This design comes from an exercise in tuning for small area and a short achievable clock period on the open sky130 flow, not from production work.
At most, simulation tests tie the RTL to the original design; equivalence was not proved.
Not every run is shown, and edits may drop behaviour that the tests do not exercise.
Only the layout flow was run in runs 2 to 4; the RTL was not checked for function there.
Power is estimated from default activity; no workload was simulated.

Fig. 1: run 1, placement by cell class
Drawn at 2 px/um.
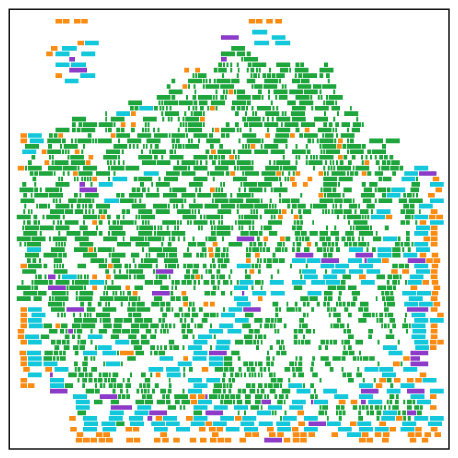
Fig. 2: run 1, routed metal per tile
Drawn at 1.5 px/um. The die is cut into 22 by 22 equal tiles; white is low, dark blue is high, scaled to the fullest tile. Values are wire area over tile area, all layers added.
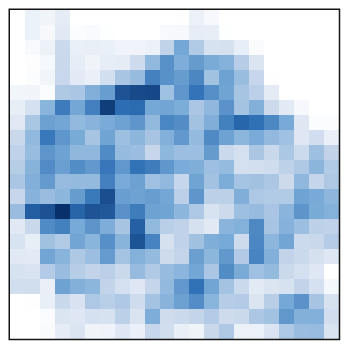
Fig. 3: run 1, the metal 2 layer
Drawn at 2 px/um.
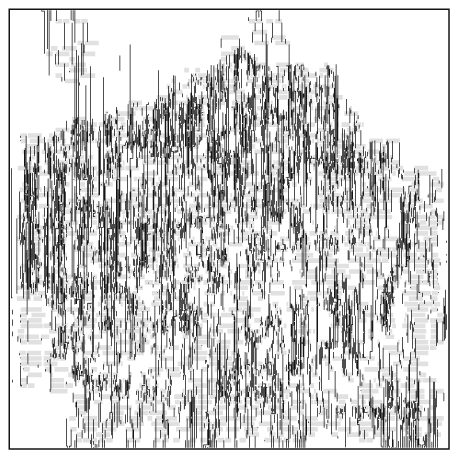
--- flow/run.sh ---
#!/bin/bash
# synth_recipe.tcl (not shown) runs the flow's synth.tcl, then flattens the netlist and writes it again
# the make line also repeats each setting of config.mk as NAME=value (left out here)
make -C /OpenROAD-flow-scripts/flow DESIGN_CONFIG=/design/flow/config.mk WORK_HOME=/design/flow/orfs CLKGATE_MAP_FILE= SYNTH_SCRIPT=/design/flow/synth_recipe.tcl finish
--- flow/config.mk ---
export PLATFORM = sky130hd
export DESIGN_NAME = DSP48A1_simplified
export DESIGN_NICKNAME = DSP48A1_simplified
export VERILOG_FILES = /design/flow/design.v
export SDC_FILE = /design/flow/constraint.sdc
export NUM_CORES = 4
export LEC_CHECK = 0
export CAP_MARGIN = 20
export CORE_MARGIN = 2
export CORE_UTILIZATION = 40
export SLEW_MARGIN = 20
--- flow/constraint.sdc ---
create_clock -name core_clock -period 6.5 [get_ports {clk}]
set_input_delay 1.3000 -clock core_clock [delete_from_list [all_inputs] [get_ports {clk}]]
set_output_delay 1.3000 -clock core_clock [all_outputs]
set_load 0.01 [all_outputs]
--- flow/design.v ---
module DSP48A1_simplified (P, A, B, D, C, clk, rst_n);
    parameter OPERATION = "ADD";
    input [17:0] A, B, D;
    input [47:0] C;
    input clk, rst_n;
    output reg [47:0] P;
    reg [17:0] A_reg, B_reg, D_reg;
    reg [47:0] C_reg;
    reg [18:0] DB;
    reg [47:0] DBA;
    always @(posedge clk) begin
        A_reg <= A; B_reg <= B; D_reg <= D; C_reg <= C;
    end
    always @(posedge clk) begin
        if(!rst_n)begin
            DB <= 0;
            DBA <= 0;
            P <= 0;
        end
        else begin
            if(OPERATION == "ADD")begin
                DB <= D_reg + B_reg;
                DBA <= DB * A_reg;
                P <= DBA + C_reg;
            end
            else begin
                DB <= D_reg - B_reg;
                DBA <= DB * A_reg;
                P <= DBA - C_reg;
            end
        end
    end
endmodule
==> qor.yml, run 1 <==
status:
  result_of_the_run: "no timing/DRC/antenna violations"
routing:
  postRouteWirelength_um: 47100
  drt_first_pass_iters: 6
  detailroute.via_count: 14000
  wl_per_cell_um: 16.9
  number_of_antenna_violating_nets_in_the_routed_design: 0
clock_network:
  cts-htree-levels: 1
  cts_setup_buffers: 0
  clk_latency_ps: 550
  clkSlewWorstSetupHoldPaths_ps: 60
  clock_tree.buffer_depth: 3
  numCtsBuffers: 24
layout:
  final_layout_size_suffix_gt1_share_pct: 6.17
  antenna-diode-count: 0
  final.fill_count: 4257
critical_path:
  cpMostUsedCell: "fa_1"
  critical_path_required_time_ps: 6940
  cp.arrival_ps: 6670
  max_stage_delay_ps: 630
  critical_path_buf_inv_count: 5
  critical_path.cell_chain: "buf_4, nand2_1, fa_1, inv_1, fa_1, fa_1, fa_1, fa_1, inv_1, fa_1, inv_1, ha_1, a211o_1, o31a_1, nand4_1, a21oi_1, o41ai_1, buf_4, a31oi_1, xnor2_1, nor2_1"
  timing.rr.start: "DB[14]"
synth:
  synth.top_cell.area_share_pct: 29.6
  synth_commonest_cells: "inv_1, fa_1, nand2_1, dfxtp_1, ha_1"
  seq_area_frac_synth_pct: 22.3
  syn-cell-area_um2: 18500
  synth.top_cells.by_area: "fa_1, dfxtp_1, ha_1"
  synthArstFlopShare_pct: 0
  netlist.top_cell.by_area: "fa_1"
  postSynth.topFlopCell: "dfxtp_1"
  library_cell_with_the_highest_instance_count_after_synthesis: "inv_1"
  netlist-cell-type-count: 64
power_and_ir_drop:
  leakagePower_uw: 0.0104
  net-switching-power_uw: 5440
  power.share.switching_pct: 46.7
  power.density_nw_per_um2: 534
min_path:
  worstHoldPathType: "reg2reg"
  hold_path_depth: 2
sta:
  slew-limit-headroom_pct: 38.8
  timing.final.crit_period_ps: 6230
  setup_viol: 0
  tightestPinTransition_ps: 918
  fin_skew_ps: 40.4
  final_hold_viol_count: 0
die:
  design.die.area_um2: 48000
  io_pins: 152
  die_extent_in_x_um: 219
run:
  maxCapViolations: 0
grt:
  pin_count_of_the_biggest_net_entering_global_routing: 50
  grt_util_all_layers_pct: 20.2
placed_design:
  gp_congestion: 0.869
-- Fig. 1 (at the start) --
legend:
  remaining logic cells:
    color: green
    cells: 1719
    share_of_their_area: 67%
  registers:
    color: cyan
    cells: 206
    share_of_their_area: 20%
  remaining buffers and delay cells:
    color: orange
    cells: 222
    share_of_their_area: 9.8%
  clock drivers and dummy loads:
    color: purple
    cells: 42
    share_of_their_area: 3.8%

-- Fig. 2 (at the start) --
emptiest ninth of the die: north-east
densest ninth of the die: west
fullest tile: 0.48
tiles over half the peak: 22%
mean over tiles: 0.16
nearly empty tiles: 14%

-- Fig. 3 (at the start) --
share of all routed wire: 49%
nets with wire on the layer: 2395

## run 1: worst max path at each step
stage / startpoint / endpoint / slack [ps]
floorplan: A_reg[3] / DBA[33] / 320
global placement: A_reg[3] / DBA[36] / 200
detailed placement: A_reg[4] / DBA[33] / 130
CTS: A_reg[4] / DBA[33] / 90
global route: DB[6] / DBA[36] / 1
finish: DB[14] / DBA[33] / 270
## run 1: worst min-delay path: stages, from the launching register on
cell and delay (ps):
dfxtp_1 310, o31ai_1 60, a21oi_1 60
## run 1: power groups by stage
stage / clock, uW / combinational, uW / sequential (uW)
after floorplan: 0 / 5900 / 1690
after global placement: 0 / 8470 / 1730
after detailed placement: 0 / 8550 / 1730
after CTS: 1410 / 8610 / 1710
after global routing: 1470 / 9680 / 1730
final: 1370 / 8580 / 1700
## run 1: metal layers
| metal | wire (um) | global-route usage, % | vias up |
|---|---|---|---|
| met3 | 2020 | 2.69 | 76 |
| met4 | 1950 | 7.61 | 0 |
| li1 | - | - | 6610 |
| met5 | 0 | 0 | - |
| met1 | 19800 | 25.3 | 6969 |
| met2 | 23300 | 35.3 | 327 |
## run 1: metrics by stage
step	hold slack [ps]	instance area [um^2]	power, uW	worst slack (ps)	instances
after CTS	481	21800	11700	91.1	2789
after detailed placement	474	21000	10300	126	2747
final	481	21800	11700	265	2789
after global routing	509	21800	12900	1.29	2789
after floorplan	439	18500	7590	317	2008
after global placement	456	21000	10200	196	2747
## run 1: layout make-up
type / count / area [um^2] / share of cell area, %
flip-flops and latches: 206 / 4140 / 19.0
clock buffers: 32 / 682 / 3.13
multi-input cells: 1397 / 12800 / 58.9
clock inverters: 10 / 125 / 0.574
well taps: 600 / 751 / 3.44
repair buffers: 222 / 2060 / 9.43
inverters: 322 / 1210 / 5.54
## run 1: repair_timing
action	4_1_cts	5_1_grt
resized for setup	0	13
endpoints found under the hold margin	0	0
endpoints found under the setup margin	0	9
## run 1: cells by family after synthesis
kind of cell | count (synthesis) | share of synthesized area [%]
muxes | 2 | 0.108
DFF | 206 | 22.3
adders and majority gates | 440 | 40.9
AOI/OAI and AO/OA | 259 | 8.89
xor gates and xnor gates | 74 | 3.50
buffers and inverters | 405 | 8.31
and+or+nand+nor | 622 | 16.1
## run 1: placed cells by master (no fill, tap or decap), types with 3 or more instances in the layout
cell,n
a211oi_1,9
a21o_1,28
a21oi_1,87
a311oi_1,3
a31oi_1,12
and2_1,158
and3_1,10
buf_4,70
clkbuf_1,4
clkbuf_16,25
clkbuf_8,3
clkdlybuf4s50_1,151
clkinvlp_4,3
dfxtp_1,193
dfxtp_2,13
fa_1,274
ha_1,166
inv_1,321
nand2_1,255
nand2b_1,12
nand3_1,17
nand4_1,14
nor2_1,110
nor2b_1,9
nor3_1,10
o211ai_1,10
o21a_1,11
o21ai_0,48
o21bai_1,12
o31a_1,5
o31ai_1,9
or3_1,8
or4_1,6
xnor2_1,39
xor2_1,35
Fig. 4: run 1, clock network drawn from the DEF
Drawn at 2 px/um.
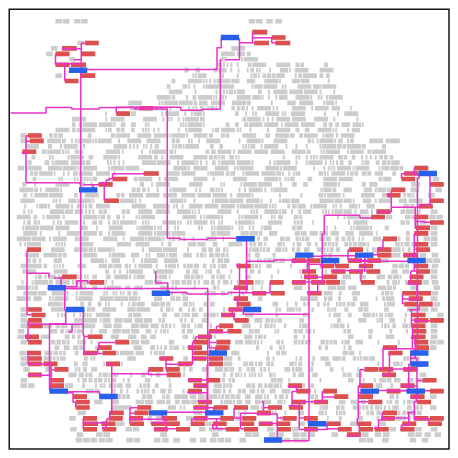

==> run 2: too many edits to list; what changed since run 1 <==
flow/design.v: 33 -> 1096 lines; modules unchanged: 0
  DSP48A1_simplified: edited, 33 -> 1088 lines
  dsp_fa: new, 4 lines
  dsp_ha: new, 4 lines
==> module dsp_ha as of run 2 <==
module dsp_ha (input a, input b, output s, output co);
  assign s = a ^ b;
  assign co = a & b;
endmodule
==> module dsp_fa as of run 2 <==
module dsp_fa (input a, input b, input c, output s, output co);
  assign s = a ^ b ^ c;
  assign co = (a & b) | (a & c) | (b & c);
endmodule
--- a/flow/config.mk
+++ b/flow/config.mk
@@ -9,3 +9,5 @@
 export CORE_MARGIN = 2
 export CORE_UTILIZATION = 40
+export SETUP_SLACK_MARGIN = 3.5
 export SLEW_MARGIN = 20
+export SYNTH_HIERARCHICAL = 1
Fig. 5: run 2, clock network drawn from the DEF
Drawn at 3 px/um.
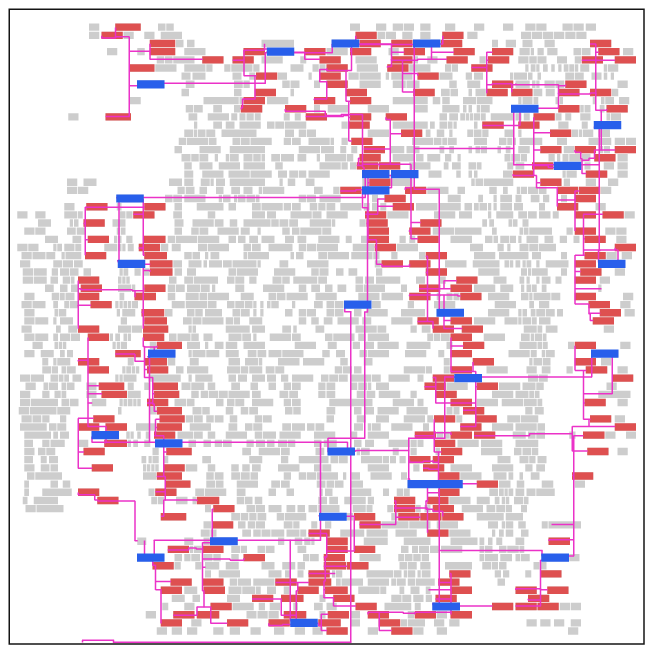
legend:
  clock wires:
    color: magenta
    length: 3370 um
  flip-flops:
    color: red
    count: 266
  clock-net drivers:
    color: blue
    count: 29
flops lie: spread over the die

Fig. 6: run 2, supply voltage drop heat map
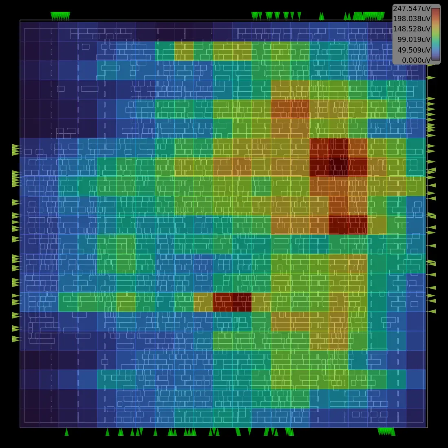
Switch Pwr: 5190 uW
P per Cell Area: 572 nW/um^2
power consumption: 12300 uW
Pint: 7080 uW

Fig. 7: run 2, routed metal per tile
Drawn at 2 px/um. The die is cut into 21 by 21 equal tiles; white is low, dark blue is high, scaled to the fullest tile. Values are wire area over tile area, all layers added.
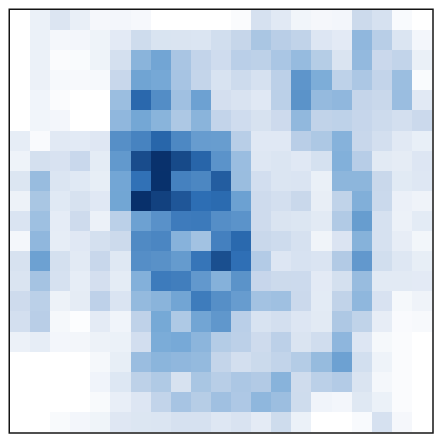
fullest tile: 0.62
mean over tiles: 0.16
emptiest ninth of the die: south-west
tiles over half the peak: 15%
densest ninth of the die: center
nearly empty tiles: 8.4%

==> run 2 against run 1 <==
Critical path type unchanged. Worst setup slack better by 2600 ps. Hold slack got worse by 73 ps. Critical path depth down 9. Largest cell class unchanged. Design area fell by 1.7%. Via count shrank 12%. Clock-buffer cell count grew 6. Clock power up about 20%. Sequential power rose by 41%. Utilization grew 3.0 points. Flip-flop and latch count grew 60. Global-route usage shrank 0.72 points. Wire length down 6.3%.
==> qor.yml, run 2 <==
critical_path:
  max_stage_delay_ps: 550  # -80 ps
  worst_setup_path_endpoint: "P[35]"
  timing.critical_path.to_type: "flip-flop"
  worstSetupPathType: "reg2reg"
  critical_path_required_time_ps: 6950  # about the same
  cp.arrival_ps: 4040  # -2630 ps
  timing.rr.start: "R0_4"
  worst_setup_path_start_kind: "flip-flop"
  cpMostUsedCell: "fa_1"
  rr_endpoint: "P[35]"
  startpoint: "R0_4"
  path_max_fanout: 3
  critical_path.cell_chain: "fa_1, fa_1, ha_4, o211ai_1, o211a_4, and4bb_4, o211ai_4, a2111oi_4, buf_4, o31ai_2, xnor2_1, and2_1"
layout:
  layout.cells.most_common_list: "dfxtp_1, xnor2_1, fa_1"
  final_layout_size_suffix_gt1_share_pct: 15.7  # +9.5 points
  flow.area_growth_from_synthesis_pct: 25.0
  postLayoutCoreUtil_pct: 50.9
  antenna-diode-count: 0  # unchanged
  layout.cells.most_common: "dfxtp_1"
  nNetsFinal: 2164
grt:
  antenna_found_initial: 0
  pin_count_of_the_biggest_net_entering_global_routing: 141  # +180%
  grt_util_all_layers_pct: 19.4  # -0.72 points
die:
  die_extent_in_x_um: 211  # -3.7%
  io_pins: 152  # unchanged
  floorplan_row_count: 75
  initial_utilization_pct: 40.7
  design.die.area_um2: 44600  # -7.2%
synth:
  netlist.top_cell.by_area: "dfxtp_1"
  synth.top_cell.area_share_pct: 31.0  # +1.4 points
  netlist-cell-type-count: 57  # -11%
  seq_area_frac_synth_pct: 31.0  # +8.8 points
  post_synth.cell_area_avg_um2: 10.4
  syn-cell-area_um2: 17200  # -7.3%
  postSynth.topFlopCell: "dfxtp_1"
  synthArstFlopShare_pct: 0  # unchanged
  synth.top_cells.by_area: "dfxtp_1, fa_1, xnor2_1"
  synth_commonest_cells: "dfxtp_1, xnor2_1, fa_1, and2_1, a22oi_1"
  library_cell_with_the_highest_instance_count_after_synthesis: "dfxtp_1"
clock_network:
  cts-root-buf: "clkbuf_16"
  clkSlewWorstSetupHoldPaths_ps: 60  # about the same
  cts-htree-levels: 1  # unchanged
  clock_tree.buffer_depth: 3  # unchanged
  numCtsBuffers: 29  # +21%
  clk_latency_ps: 560  # about the same
sta:
  tightestPinTransition_ps: 1020  # +102 ps
  final_hold_viol_count: 0  # unchanged
  worst_slack_ps: 2910  # +2650 ps
  fin_skew_ps: 11.1  # -29.3 ps
  hold_ws_ps: 409  # -72.5 ps
  setup_viol: 0  # unchanged
  slew-limit-headroom_pct: 32.0  # -6.8 points
  timing.final.crit_period_ps: 3590  # -2650 ps
routing:
  drt_first_pass_iters: 6  # unchanged
  postRouteWirelength_um: 44100  # -6.3%
  number_of_antenna_violating_nets_in_the_routed_design: 0  # unchanged
  detailroute.via_count: 12300  # -12%
  wl_per_cell_um: 18.8  # +11%
run:
  maxCapViolations: 0  # unchanged
power_and_ir_drop:
  leakagePower_uw: 0.00864  # -17%
  clkPwrFrac_pct: 13.5
  power.share.switching_pct: 42.3  # -4.4 points
placed_design:
  worst_setup_slack_after_placement_ps: 2670  # +2540 ps
  gp_congestion: 0.861  # -0.86%
  portBuffers: 151
  hpwl_um: 30200
min_path:
  worstHoldPathType: "reg2reg"
  hold_path_depth: 1  # -1
status:
  result_of_the_run: "no timing/DRC/antenna violations"
==> run 2: cell count changes after synthesis, moves of 67 or more <==
cell and change:
nand2_1 -164, xnor2_1 +160, fa_1 -98, ha_1 -70, inv_1 -285, nor2_1 -67
a22oi_1 +155
==> run 2: worst max-delay path: cells and delay by family (launching register included) <==
kind,cells,cell delay (ps)
compound gates,5,1030
xor+xnor,1,140
fa+ha+maj,3,1320
buf+inv,1,200
flops,1,320
simple gates,2,460
==> run 2: metal layers <==
layer	vias up	track usage, %	share of wire (%)
li1	5851	-	-
met1	5960	26.9	45
met2	435	30.8	46
met3	68	4.04	7.2
met4	0	5.46	2.3
met5	-	0	0
==> run 2: how the worst min path moves through the flow <==
stage               start  slack (ps)  endpoint
detailed placement   S[0]         410     B2[0]
global route         S[0]         440     B2[0]
global placement     S[0]         390     B2[0]
finish               S[0]         410     B2[0]
CTS                  S[0]         410     B2[0]
floorplan            S[0]         380     B2[0]
==> run 2: through the flow <==
step                instances  cell area, um^2
floorplan                1648            17500
global placement         2228            19300
detailed placement       2228            19300
CTS                      2309            20900
global route             2346            21400
finish                   2346            21400
==> run 2: cells by family after synthesis <==
kind of cell             count (synthesis)  synth area share [%]
XOR/XNOR                               227                  11.6
adder cells (fa/ha/maj)                272                  27.5
multiplexers                            11                 0.642
AO/OA/AOI/OAI                          337                  14.1
flip-flops                             266                  31.0
buffers and inverters                  164                  3.60
AND/OR/NAND/NOR                        371                  11.5
==> run 2: per-module statistics from Yosys (local to each module, per instance) <==
module	flip-flops and latches	cells inside	cell area, um^2	times used
DSP48A1_simplified	266	1449	13400	1
dsp_fa	0	1	20.0	174
dsp_ha	0	1	12.5	25
==> run 2: repair_timing <==
action	4_1_cts	5_1_grt
cloned	4	2
pin swaps	40	64
endpoints found under the setup margin	72	59
hold buffers	0	0
gates resized for setup	116	65
buffers inserted	27	35
==> run 2: area by class of cell <==
type	instances	area, um^2
timing repair buffer	237	2380
clock buffer	38	800
tap	539	674
sequential	266	5420
multi-input combinational	1218	11900
clock inverter	12	166
fill	3770	20700
inverter	36	135
==> run 2: power groups by stage <==
stage	registers, uW	logic [uW]	clock network, uW
2_1_floorplan	2300	5500	0
3_3_place_gp	2440	7270	0
3_5_place_dp	2450	7380	0
4_1_cts	2420	7780	1710
5_1_grt	2440	9160	1770
6_report	2400	8220	1650
Fig. 8: run 2, placement by cell class
Drawn at 2 px/um.
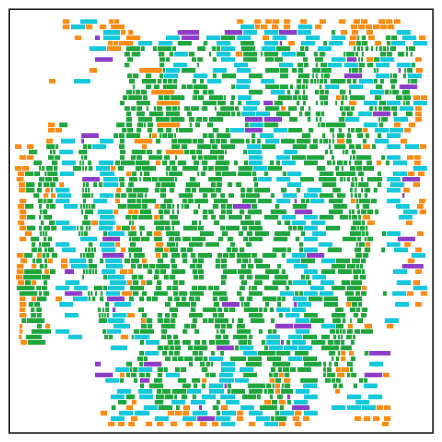

==> run 3: changes to the inputs <==
--- a/flow/config.mk
+++ b/flow/config.mk
@@ -8,6 +8,5 @@
 export CAP_MARGIN = 20
 export CORE_MARGIN = 2
 export CORE_UTILIZATION = 40
-export SETUP_SLACK_MARGIN = 3.5
 export SLEW_MARGIN = 20
 export SYNTH_HIERARCHICAL = 1
Fig. 9: run 3, placement by cell class
Drawn at 2 px/um.
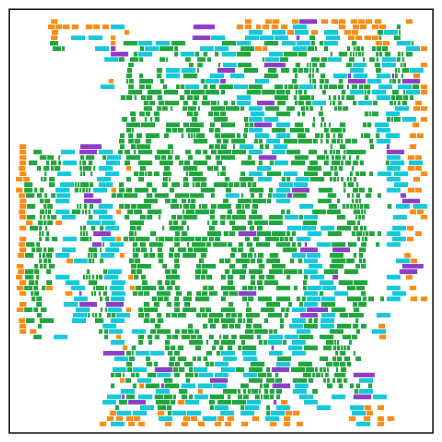
floorplan row count: 75
core region area: 42100 um^2
final instance area: 20000 um^2

Fig. 10: run 3, the metal 2 layer
Drawn at 3 px/um.
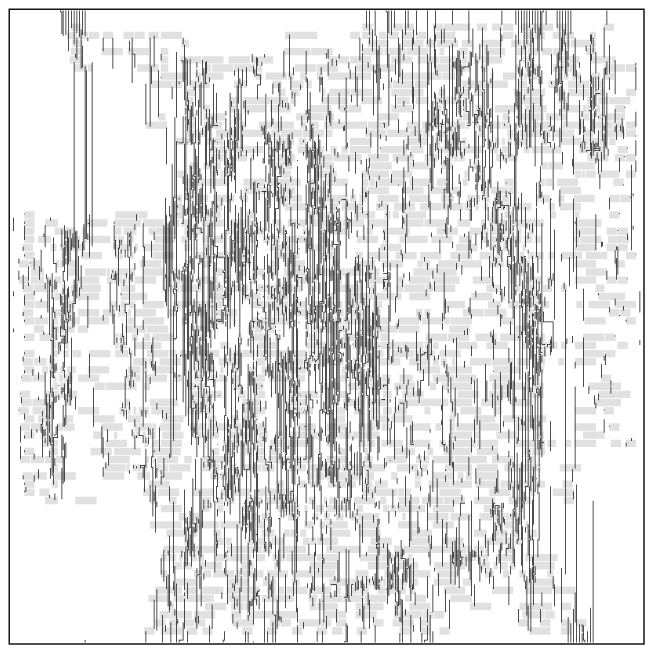
share of all routed wire: 44%
longest straight run: 94.9 um
main direction: vertical
wire length on this layer: 18600 um

Fig. 11: run 3, clock network drawn from the DEF
Drawn at 3 px/um.
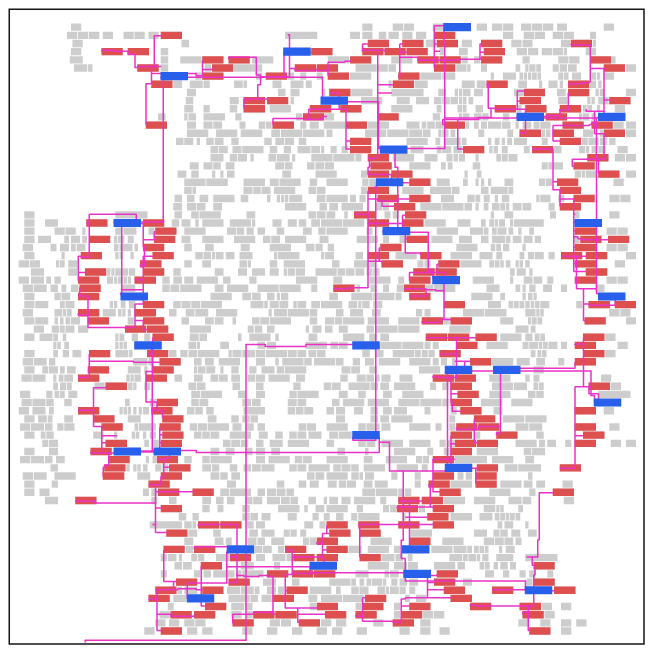
legend:
  clock-net drivers:
    color: blue
    count: 29
  flip-flops:
    color: red
    count: 266
  clock wires:
    color: magenta
    length: 3290 um
flops lie: spread over the die

==> run 3 against run 2 <==
Highest routed layer unchanged. Register-to-register slack got worse by 330 ps. Flip-flop and latch count did not move. Clock-buffer cell count decreased by 3. First-iteration DRC count rose by 6.9%. Sequential share of layout area increased by 1.3 points. Critical path depth shrank 1. Clock skew is 1.3 ps higher. Sequential power hardly changed. Utilization is 3.3 points lower.
==> qor.yml, run 3 <==
critical_path:
  cpMostUsedCell: "fa_1"
  critical_path.cell_chain: "fa_1, fa_1, ha_1, a21o_1, a221o_1, o211ai_1, nand3_1, a21oi_2, o211ai_2, xor2_1, and2_1"
  rr_endpoint: "P[38]"
  worstSetupPathType: "reg2reg"
  cp.arrival_ps: 4360  # +320 ps
  critical_path.slowest_cell: "fa_1"
  timing.critical_path.to_type: "flip-flop"
  r2r_slack_ps: 2580
  critical_path_required_time_ps: 6940  # about the same
  r2r.worst_path.cells: 11
  timing.rr.start: "R0_5"
  max_stage_delay_ps: 560  # about the same
  path_max_fanout: 5  # +2
  worst_setup_path_start_kind: "flip-flop"
layout:
  postLayoutCoreUtil_pct: 47.6  # -3.3 points
  nNetsFinal: 2096  # -3.1%
  flow.area_growth_from_synthesis_pct: 16.8
  final_layout_size_suffix_gt1_share_pct: 4.71  # -11 points
  antenna-diode-count: 0  # unchanged
  layout.cells.most_common: "dfxtp_1"
  layout.cells.most_common_list: "dfxtp_1, xnor2_1, fa_1"
synth:
  synth.top_cells.by_area: "dfxtp_1, fa_1, xnor2_1"
  seq_area_frac_synth_pct: 31.0  # unchanged
  library_cell_with_the_highest_instance_count_after_synthesis: "dfxtp_1"
  postSynth.topFlopCell: "dfxtp_1"
  netlist-cell-type-count: 57  # unchanged
  total_nets_after_synthesis: 2024
  ys_warn_count: 7
  total_of_flip_flops_plus_latches_after_synthesis: 266
  synthArstFlopShare_pct: 0  # unchanged
  post_synth.cell_area_avg_um2: 10.4  # unchanged
  synth_instances: 1648
  netlist.top_cell.by_area: "dfxtp_1"
  synth_commonest_cells: "dfxtp_1, xnor2_1, fa_1, and2_1, a22oi_1"
  synth.top_cell.area_share_pct: 31.0  # unchanged
  syn-cell-area_um2: 17200  # unchanged
  synth_enable_flop_cells: 0
status:
  result_of_the_run: "no timing/DRC/antenna violations"
routing:
  postRouteWirelength_um: 42100  # -4.6%
  first_iter_violations: 871
  number_of_antenna_violating_nets_in_the_routed_design: 0  # unchanged
  drcViolationCount: 0
  detail_route.vias_per_cell: 5.28
  met2_wire_length_um: 18600  # -7.6%
  route.met3.wl_um: 2900  # -9.3%
  met1Wirelength_um: 19300  # -2.5%
  detailroute.via_count: 12000  # -2.3%
  highest-signal-layer: "met4"
  drt_first_pass_iters: 5  # -1
  wl_per_cell_um: 18.4  # -1.9%
placed_design:
  portBuffers: 151  # unchanged
  gp_congestion: 0.867  # +0.62%
  dpl_cell_area_um2: 19000  # -1.4%
  worst_setup_slack_after_placement_ps: 2410  # -265 ps
  hpwl_um: 30000  # -0.77%
sta:
  grt_setup_unrepaired: "false"
  fmax_mhz: 255
  fin_crit_sh_pct: 60.3
  timing.final.crit_period_ps: 3920  # +333 ps
  setup-tns-final_ps: 0
  final_hold_viol_count: 0  # unchanged
  slew-limit-headroom_pct: 31.2  # -0.82 points
  worst_slack_ps: 2580  # -333 ps
  tightestPinTransition_ps: 1030  # +10.9 ps
  maxSlewViolCount: 0
  setup_viol: 0  # unchanged
  fin_skew_ps: 12.5  # +1.33 ps
min_path:
  hold_path_end: "B2[0]"
  hold_path_startpoint: "S[0]"
  worstHoldPathType: "reg2reg"
  hold_path_depth: 1  # unchanged
power_and_ir_drop:
  worst_case_vdd_ir_drop_mv: 0.257
  power_consumption_uw: 11300  # -7.7%
  power.density_nw_per_um2: 565  # -1.3%
  leakagePower_uw: 0.00813  # -5.9%
clock_network:
  cts_setup_buffers: 0  # -100%
  clkSlewWorstSetupHoldPaths_ps: 60  # about the same
  numCtsBuffers: 29  # unchanged
  cts_tree: "built"
  post_cts_resize_count: 0  # -100%
  clock-sinks: 266
  clk_latency_ps: 550  # about the same
  clock_tree.buffer_depth: 3  # unchanged
  cts_stage_hold_buffer_count: 0  # unchanged
  cts-htree-levels: 1  # unchanged
  cts-root-buf: "clkbuf_16"
grt:
  via_count_of_the_first_global_routing_pass: 12400
  global_route_wire_length_before_repair_um: 66000
  antenna_found_initial: 0  # unchanged
  grt_util_all_layers_pct: 18.7  # -0.74 points
  pin_count_of_the_biggest_net_entering_global_routing: 140  # -0.71%
  grt_overflow_total: 0
die:
  die_extent_in_x_um: 211  # unchanged
  initial_utilization_pct: 40.7  # unchanged
  io_pins: 152  # unchanged
  chipHeight_um: 211
  design.die.area_um2: 44600  # unchanged
run:
  maxCapViolations: 0  # unchanged
run 3: metal layers:
layer	track usage [%]	up-vias
li1	-	5713
met1	25.9	5786
met2	29.5	434
met3	3.24	101
met4	6.58	0
met5	0	-
run 3: cells by family after synthesis:
family / share of synthesized area [%]
DFF: 31.0
muxes: 0.642
xor gates and xnor gates: 11.6
AOI/OAI and AO/OA: 14.1
buffers and inverters: 3.60
adders and majority gates: 27.5
and+or+nand+nor: 11.5
run 3: worst max-delay path: cells and delay by family (launching register included):
family,cells,cell delay (ps)
xor+xnor,1,180
flops,1,310
simple gates,2,430
compound gates,5,1510
fa+ha+maj,3,1380
run 3: final cells by class:
type / count / area (um^2)
clock buffer: 35 / 768
clock inverter: 18 / 282
fill: 3883 / 22100
inverter: 36 / 135
multi-input combinational: 1218 / 11200
sequential: 266 / 5330
tap: 539 / 674
timing repair buffer: 169 / 1640
run 3: worst max-delay path by stage:
stage          from     to  slack (ps)
2_1_floorplan  R0_5  P[38]        3180
3_3_place_gp   B[3]  S[17]        2490
3_5_place_dp   B[3]  S[17]        2410
4_1_cts        R0_5  P[38]        2530
5_1_grt        R0_5  P[38]        2390
6_report       R0_5  P[38]        2580
run 3: Yosys stat by module, one instance, submodules excluded:
module / flip-flops and latches / cells
dsp_fa: 0 / 1
dsp_ha: 0 / 1
DSP48A1_simplified: 266 / 1449
run 3: report_power, final:
part           switching [uW]  internal, uW
clock                     657          1120
combinational            3780          3350
sequential                354          2060
total                    4790          6540
run 3: through the flow:
step | hold WS, ps | instances
after floorplan | 384 | 1648
after global placement | 401 | 2228
after detailed placement | 425 | 2228
after CTS | 433 | 2281
after global routing | 452 | 2281
final | 423 | 2281
==> run 4: too many edits to list; what changed since run 3 <==
flow/design.v: 1096 -> 1034 lines; modules unchanged: 2
  DSP48A1_simplified: edited, 1088 -> 1026 lines
--- a/flow/config.mk
+++ b/flow/config.mk
@@ -9,4 +9,5 @@
 export CORE_MARGIN = 2
 export CORE_UTILIZATION = 40
+export SETUP_SLACK_MARGIN = 3.5
 export SLEW_MARGIN = 20
 export SYNTH_HIERARCHICAL = 1
Fig. 12: run 4, the metal 2 layer
Drawn at 3 px/um.
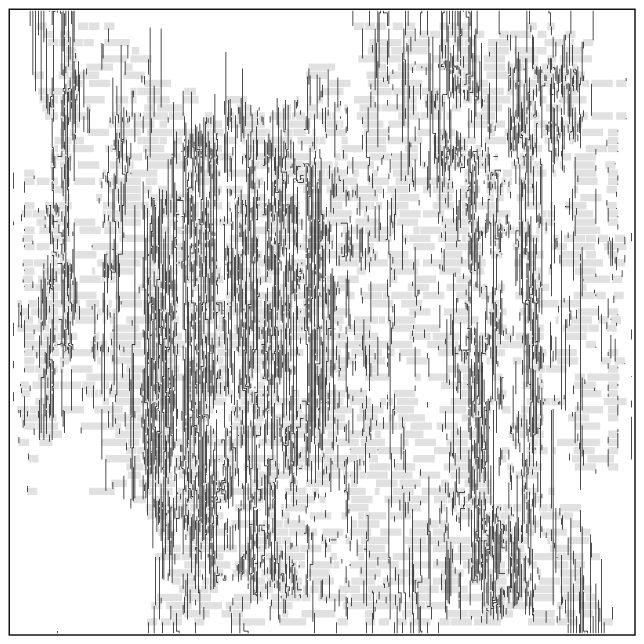
nets with wire on the layer: 1801
share of all routed wire: 46%

Fig. 13: run 4, clock network drawn from the DEF
Drawn at 3 px/um.
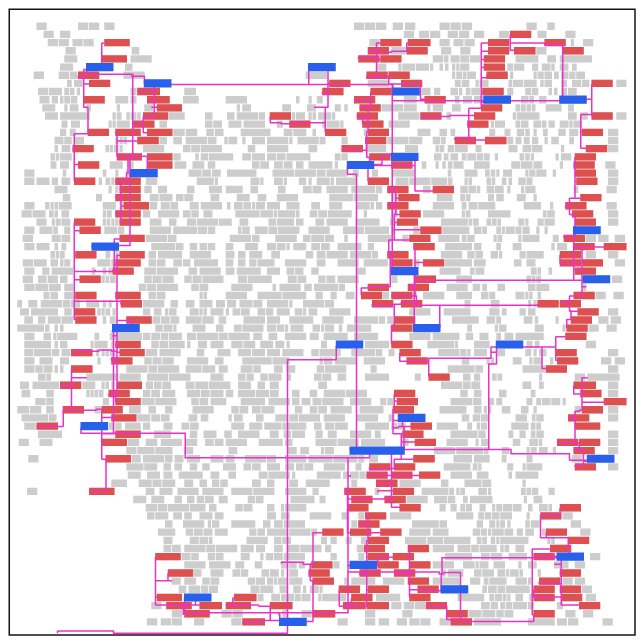
clock network fraction of design power: 12.7%
Skew-Pair Late Insertion Delay: 560 ps
Fin Clk Skew: 22.9 ps
clock network power consumption: 1550 uW

Fig. 14: run 4, placement by cell class
Drawn at 2 px/um.
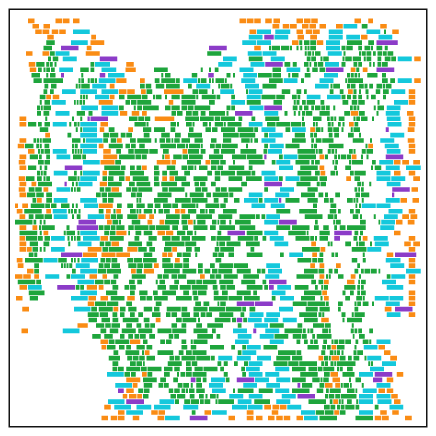
flip-flop and latch share of the layout cell area: 22.0%
final cell utilization of the core: 53.9%
core region area: 40900 um^2

==> run 4 against run 3 <==
Still clean. Non-clock buffer count grew 119. Largest cell class unchanged. Clock-buffer cell count shrank 1. Flip-flop and latch count shrank 31. Maximum frequency grew 13%. Utilization grew 6.3 points. Critical path type unchanged. Wire length grew 13%. Hold slack lost 8.6 ps. Sequential power shrank 11%. Clock skew grew 10 ps. Cell count grew 5.8%. Clock power shrank 13%.
==> qor.yml, run 4 <==
status:
  result_of_the_run: "no timing/DRC/antenna violations"
clock_network:
  clkSlewWorstSetupHoldPaths_ps: 60  # about the same
  cts-htree-levels: 1  # unchanged
  clock-sinks: 235  # -12%
  cts_stage_hold_buffer_count: 0  # unchanged
  cts-root-buf: "clkbuf_16"
  cts_tree: "built"
  numCtsBuffers: 27  # -6.9%
  clock_tree.buffer_depth: 3  # unchanged
power_and_ir_drop:
  leakagePower_uw: 0.00869  # +6.9%
  power.density_nw_per_um2: 553  # -2.1%
  worst_case_vdd_ir_drop_mv: 0.302  # +17%
sta:
  tightestPinTransition_ps: 744  # -287 ps
  fmax_mhz: 288  # +13%
  slew-limit-headroom_pct: 50.4  # +19 points
  worst_slack_ps: 3020  # +443 ps
  final_hold_viol_count: 0  # unchanged
  fin_crit_sh_pct: 53.5  # -6.8 points
  grt_setup_unrepaired: "true"
  setup-tns-final_ps: 0  # unchanged
  timing.final.crit_period_ps: 3480  # -443 ps
  setup_viol: 0  # unchanged
  maxSlewViolCount: 0  # unchanged
synth:
  netlist-cell-type-count: 59  # +3.5%
  ys_warn_count: 7  # unchanged
  postSynth.topFlopCell: "dfxtp_1"
  synth_enable_flop_cells: 0  # unchanged
  synth.top_cells.by_area: "dfxtp_1, fa_1, xnor2_1"
  synthArstFlopShare_pct: 0  # unchanged
  post_synth.cell_area_avg_um2: 9.91  # -4.8%
  syn-cell-area_um2: 16700  # -2.9%
  seq_area_frac_synth_pct: 28.2  # -2.8 points
  total_of_flip_flops_plus_latches_after_synthesis: 235  # -12%
  total_nets_after_synthesis: 2057  # +1.6%
  synth.top_cell.area_share_pct: 28.2  # -2.8 points
  synth_commonest_cells: "dfxtp_1, xnor2_1, fa_1, a22oi_1, clkbuf_1"
  synth_instances: 1681  # +2.0%
  netlist.top_cell.by_area: "dfxtp_1"
  library_cell_with_the_highest_instance_count_after_synthesis: "dfxtp_1"
placed_design:
  placedCellCount: 2240  # +0.54%
  gp_congestion: 0.862  # -0.50%
  hpwl_um: 31500  # +5.3%
  portBuffers: 151  # unchanged
  worst_setup_slack_after_placement_ps: 2350  # -50.8 ps
routing:
  drt_first_pass_iters: 5  # unchanged
  number_of_antenna_violating_nets_in_the_routed_design: 0  # unchanged
  postRouteWirelength_um: 47600  # +13%
  drcViolationCount: 0  # unchanged
  first_iter_violations: 856  # -1.7%
  detailroute.via_count: 13000  # +7.8%
  detail_route.vias_per_cell: 5.37  # +1.9%
  wl_per_cell_um: 19.7  # +6.9%
layout:
  layout.cells.most_common: "dfxtp_1"
  flow.area_growth_from_synthesis_pct: 32.5
  final.fill_count: 3657  # -5.8%
  final_layout_size_suffix_gt1_share_pct: 24.0  # +19 points
  antenna-diode-count: 0  # unchanged
  nNetsFinal: 2238  # +6.8%
  layout.cells.most_common_list: "dfxtp_1, xnor2_1, clkdlybuf4s50_1"
  layoutNonFillerInstCount: 2414  # +5.8%
grt:
  antenna_found_initial: 0  # unchanged
  grt_overflow_total: 0  # unchanged
  grt_util_all_layers_pct: 21.3  # +2.6 points
  via_count_of_the_first_global_routing_pass: 13300  # +7.2%
  pin_count_of_the_biggest_net_entering_global_routing: 94  # -33%
  global_route_wire_length_before_repair_um: 73700  # +12%
critical_path:
  critical_path_buf_inv_count: 1  # +1
  timing.critical_path.to_type: "flip-flop"
  worstSetupPathType: "reg2reg"
  max_stage_delay_ps: 560  # about the same
  critical_path.cell_chain: "buf_12, a22oi_2, xnor2_2, fa_1, fa_2, fa_2, fa_2, fa_2, and2_1"
  cpMostUsedCell: "fa_2"
  critical_path.slowest_cell: "fa_2"
  cp.arrival_ps: 3930  # -430 ps
  critical_path_required_time_ps: 6950  # about the same
  cp_top_family: "adder cells"
  worst_setup_path_start_kind: "flip-flop"
  path_max_fanout: 7  # +2
die:
  initial_utilization_pct: 40.7  # about the same
  io_pins: 152  # unchanged
  chipHeight_um: 208  # -1.4%
  design.die.area_um2: 43300  # -2.8%
  floorplan_row_count: 74  # -1.3%
  die_extent_in_x_um: 208  # -1.4%
run:
  maxCapViolations: 0  # unchanged
min_path:
  worstHoldPathType: "reg2reg"
## run 4: logic make-up after synthesis
logic type / after synthesis / synth area share (%)
adder cells (fa/ha/maj): 272 / 28.3
multiplexers: 10 / 0.601
AO/OA/AOI/OAI: 358 / 15.1
flip-flops: 235 / 28.2
AND/OR/NAND/NOR: 390 / 11.6
buffers and inverters: 192 / 4.42
XOR/XNOR: 224 / 11.8
## run 4: final timing paths
| check | startpoint | endpoint | slack (ps) | depth (start not counted) |
|---|---|---|---|---|
| worst max-delay path | A_r[16] | R0_19 | 3020 | 9 |
| worst min register to register | S[0] | B2[0] | 410 | 1 |
| worst min-delay path | S[0] | B2[0] | 410 | 1 |
| worst max register to register | A_r[16] | R0_19 | 3020 | 9 |
## run 4: per-module statistics from Yosys, one instance, submodules excluded
module	flip-flops and latches	times used
DSP48A1_simplified	235	1
dsp_ha	0	25
dsp_fa	0	172
## run 4: report_power, final
part           internal [uW]  switching, uW  total [uW]
logic                   4220           4280        8500
registers               1860            298        2150
clock network            950            599        1550
## run 4: layer usage
metal	vias up	routed length, um	GRT usage, %
met3	108	3260	3.79
met2	493	21900	34.3
li1	6097	-	-
met1	6277	20700	28.5
met5	-	0	0
met4	0	1730	8.29
## run 4: layout make-up
cell class / instances / area (um^2) / area share (%)
Multi-Input combinational cell: 1255 / 12500 / 56.8
Sequential cell: 235 / 4850 / 22.0
Timing Repair Buffer: 288 / 2890 / 13.1
Clock buffer: 34 / 722 / 3.27
Tap cell: 532 / 666 / 3.02
Inverter: 55 / 210 / 0.953
Clock inverter: 15 / 199 / 0.902
## run 4: per-stage QoR
stage          cell area, um^2  hold slack, ps  power [uW]
2_1_floorplan            17200             384        7370
3_3_place_gp             18600             399        9200
3_5_place_dp             18600             420        9420
4_1_cts                  21500             420       11900
5_1_grt                  22100             467       13400
6_report                 22100             414       12200
## run 4: repair_timing
action | CTS | global route
setup buffers | 99 | 23
gates cloned | 3 | 0
pin swaps | 126 | 92
setup endpoints to repair | 81 | 75
gates resized for setup | 301 | 90
## run 4: worst register-to-register path, delay by kind of cell, from the launching register on
family | cells | cell delay [ps]
DFF | 1 | 350
buffers and inverters | 1 | 140
and+or+nand+nor | 1 | 140
xor gates and xnor gates | 1 | 100
adders and majority gates | 5 | 2480
AOI/OAI and AO/OA | 1 | 190

==> layout pictures side by side <==
Supply voltage drop heat map.
shot_01.png
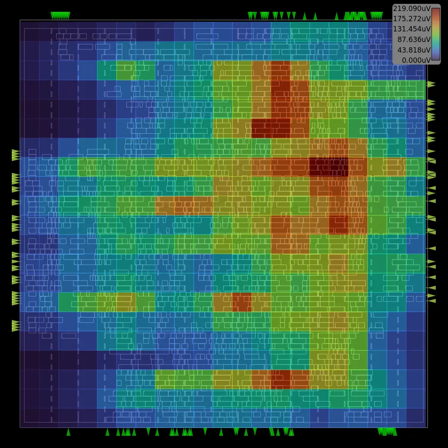
shot_02.png
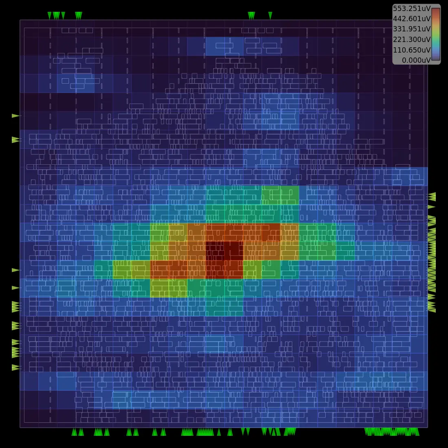
shot_02.png comes from run 1.
shot_01.png comes from run 3.

-- re-timing with driven ports --
In the flow no input, the clock included, has a driving cell. The finished layouts below were timed again as built, in two steps. Step 1: set_driving_cell puts a clkbuf_16 on clk and a buf_2 on each other input, an assumption about the parent block. Step 2, shift: input delay + t, output delay - t, t = (earliest + latest rising clock arrival at the registers) / 2. This alone moves slack from input paths to output paths. Slacks: ideal ports / drivers / drivers and shift; pairs: ideal ports / drivers.
| run | shift t [ns] | setup slack, ns | hold slack, ns | clock arrival spread, ns |
|---|---|---|---|---|
| run 1 | 0.584 | 0.265 / 0.265 / 0.265 | 0.481 / 0.481 / 0.481 | 0.041 / 0.042 |
| run 2 | 0.605 | 2.914 / 2.914 / 2.914 | 0.409 / 0.409 / 0.409 | 0.011 / 0.011 |
| run 3 | 0.599 | 2.581 / 2.581 / 2.337 | 0.423 / 0.423 / 0.423 | 0.013 / 0.013 |
| run 4 | 0.593 | 3.025 / 3.025 / 2.782 | 0.414 / 0.414 / 0.414 | 0.024 / 0.025 |
After both steps setup and hold are still met in every run listed. The setup slack of run 3, which loses most, moves by 0.000 ns with the drivers and by -0.244 ns with both steps.
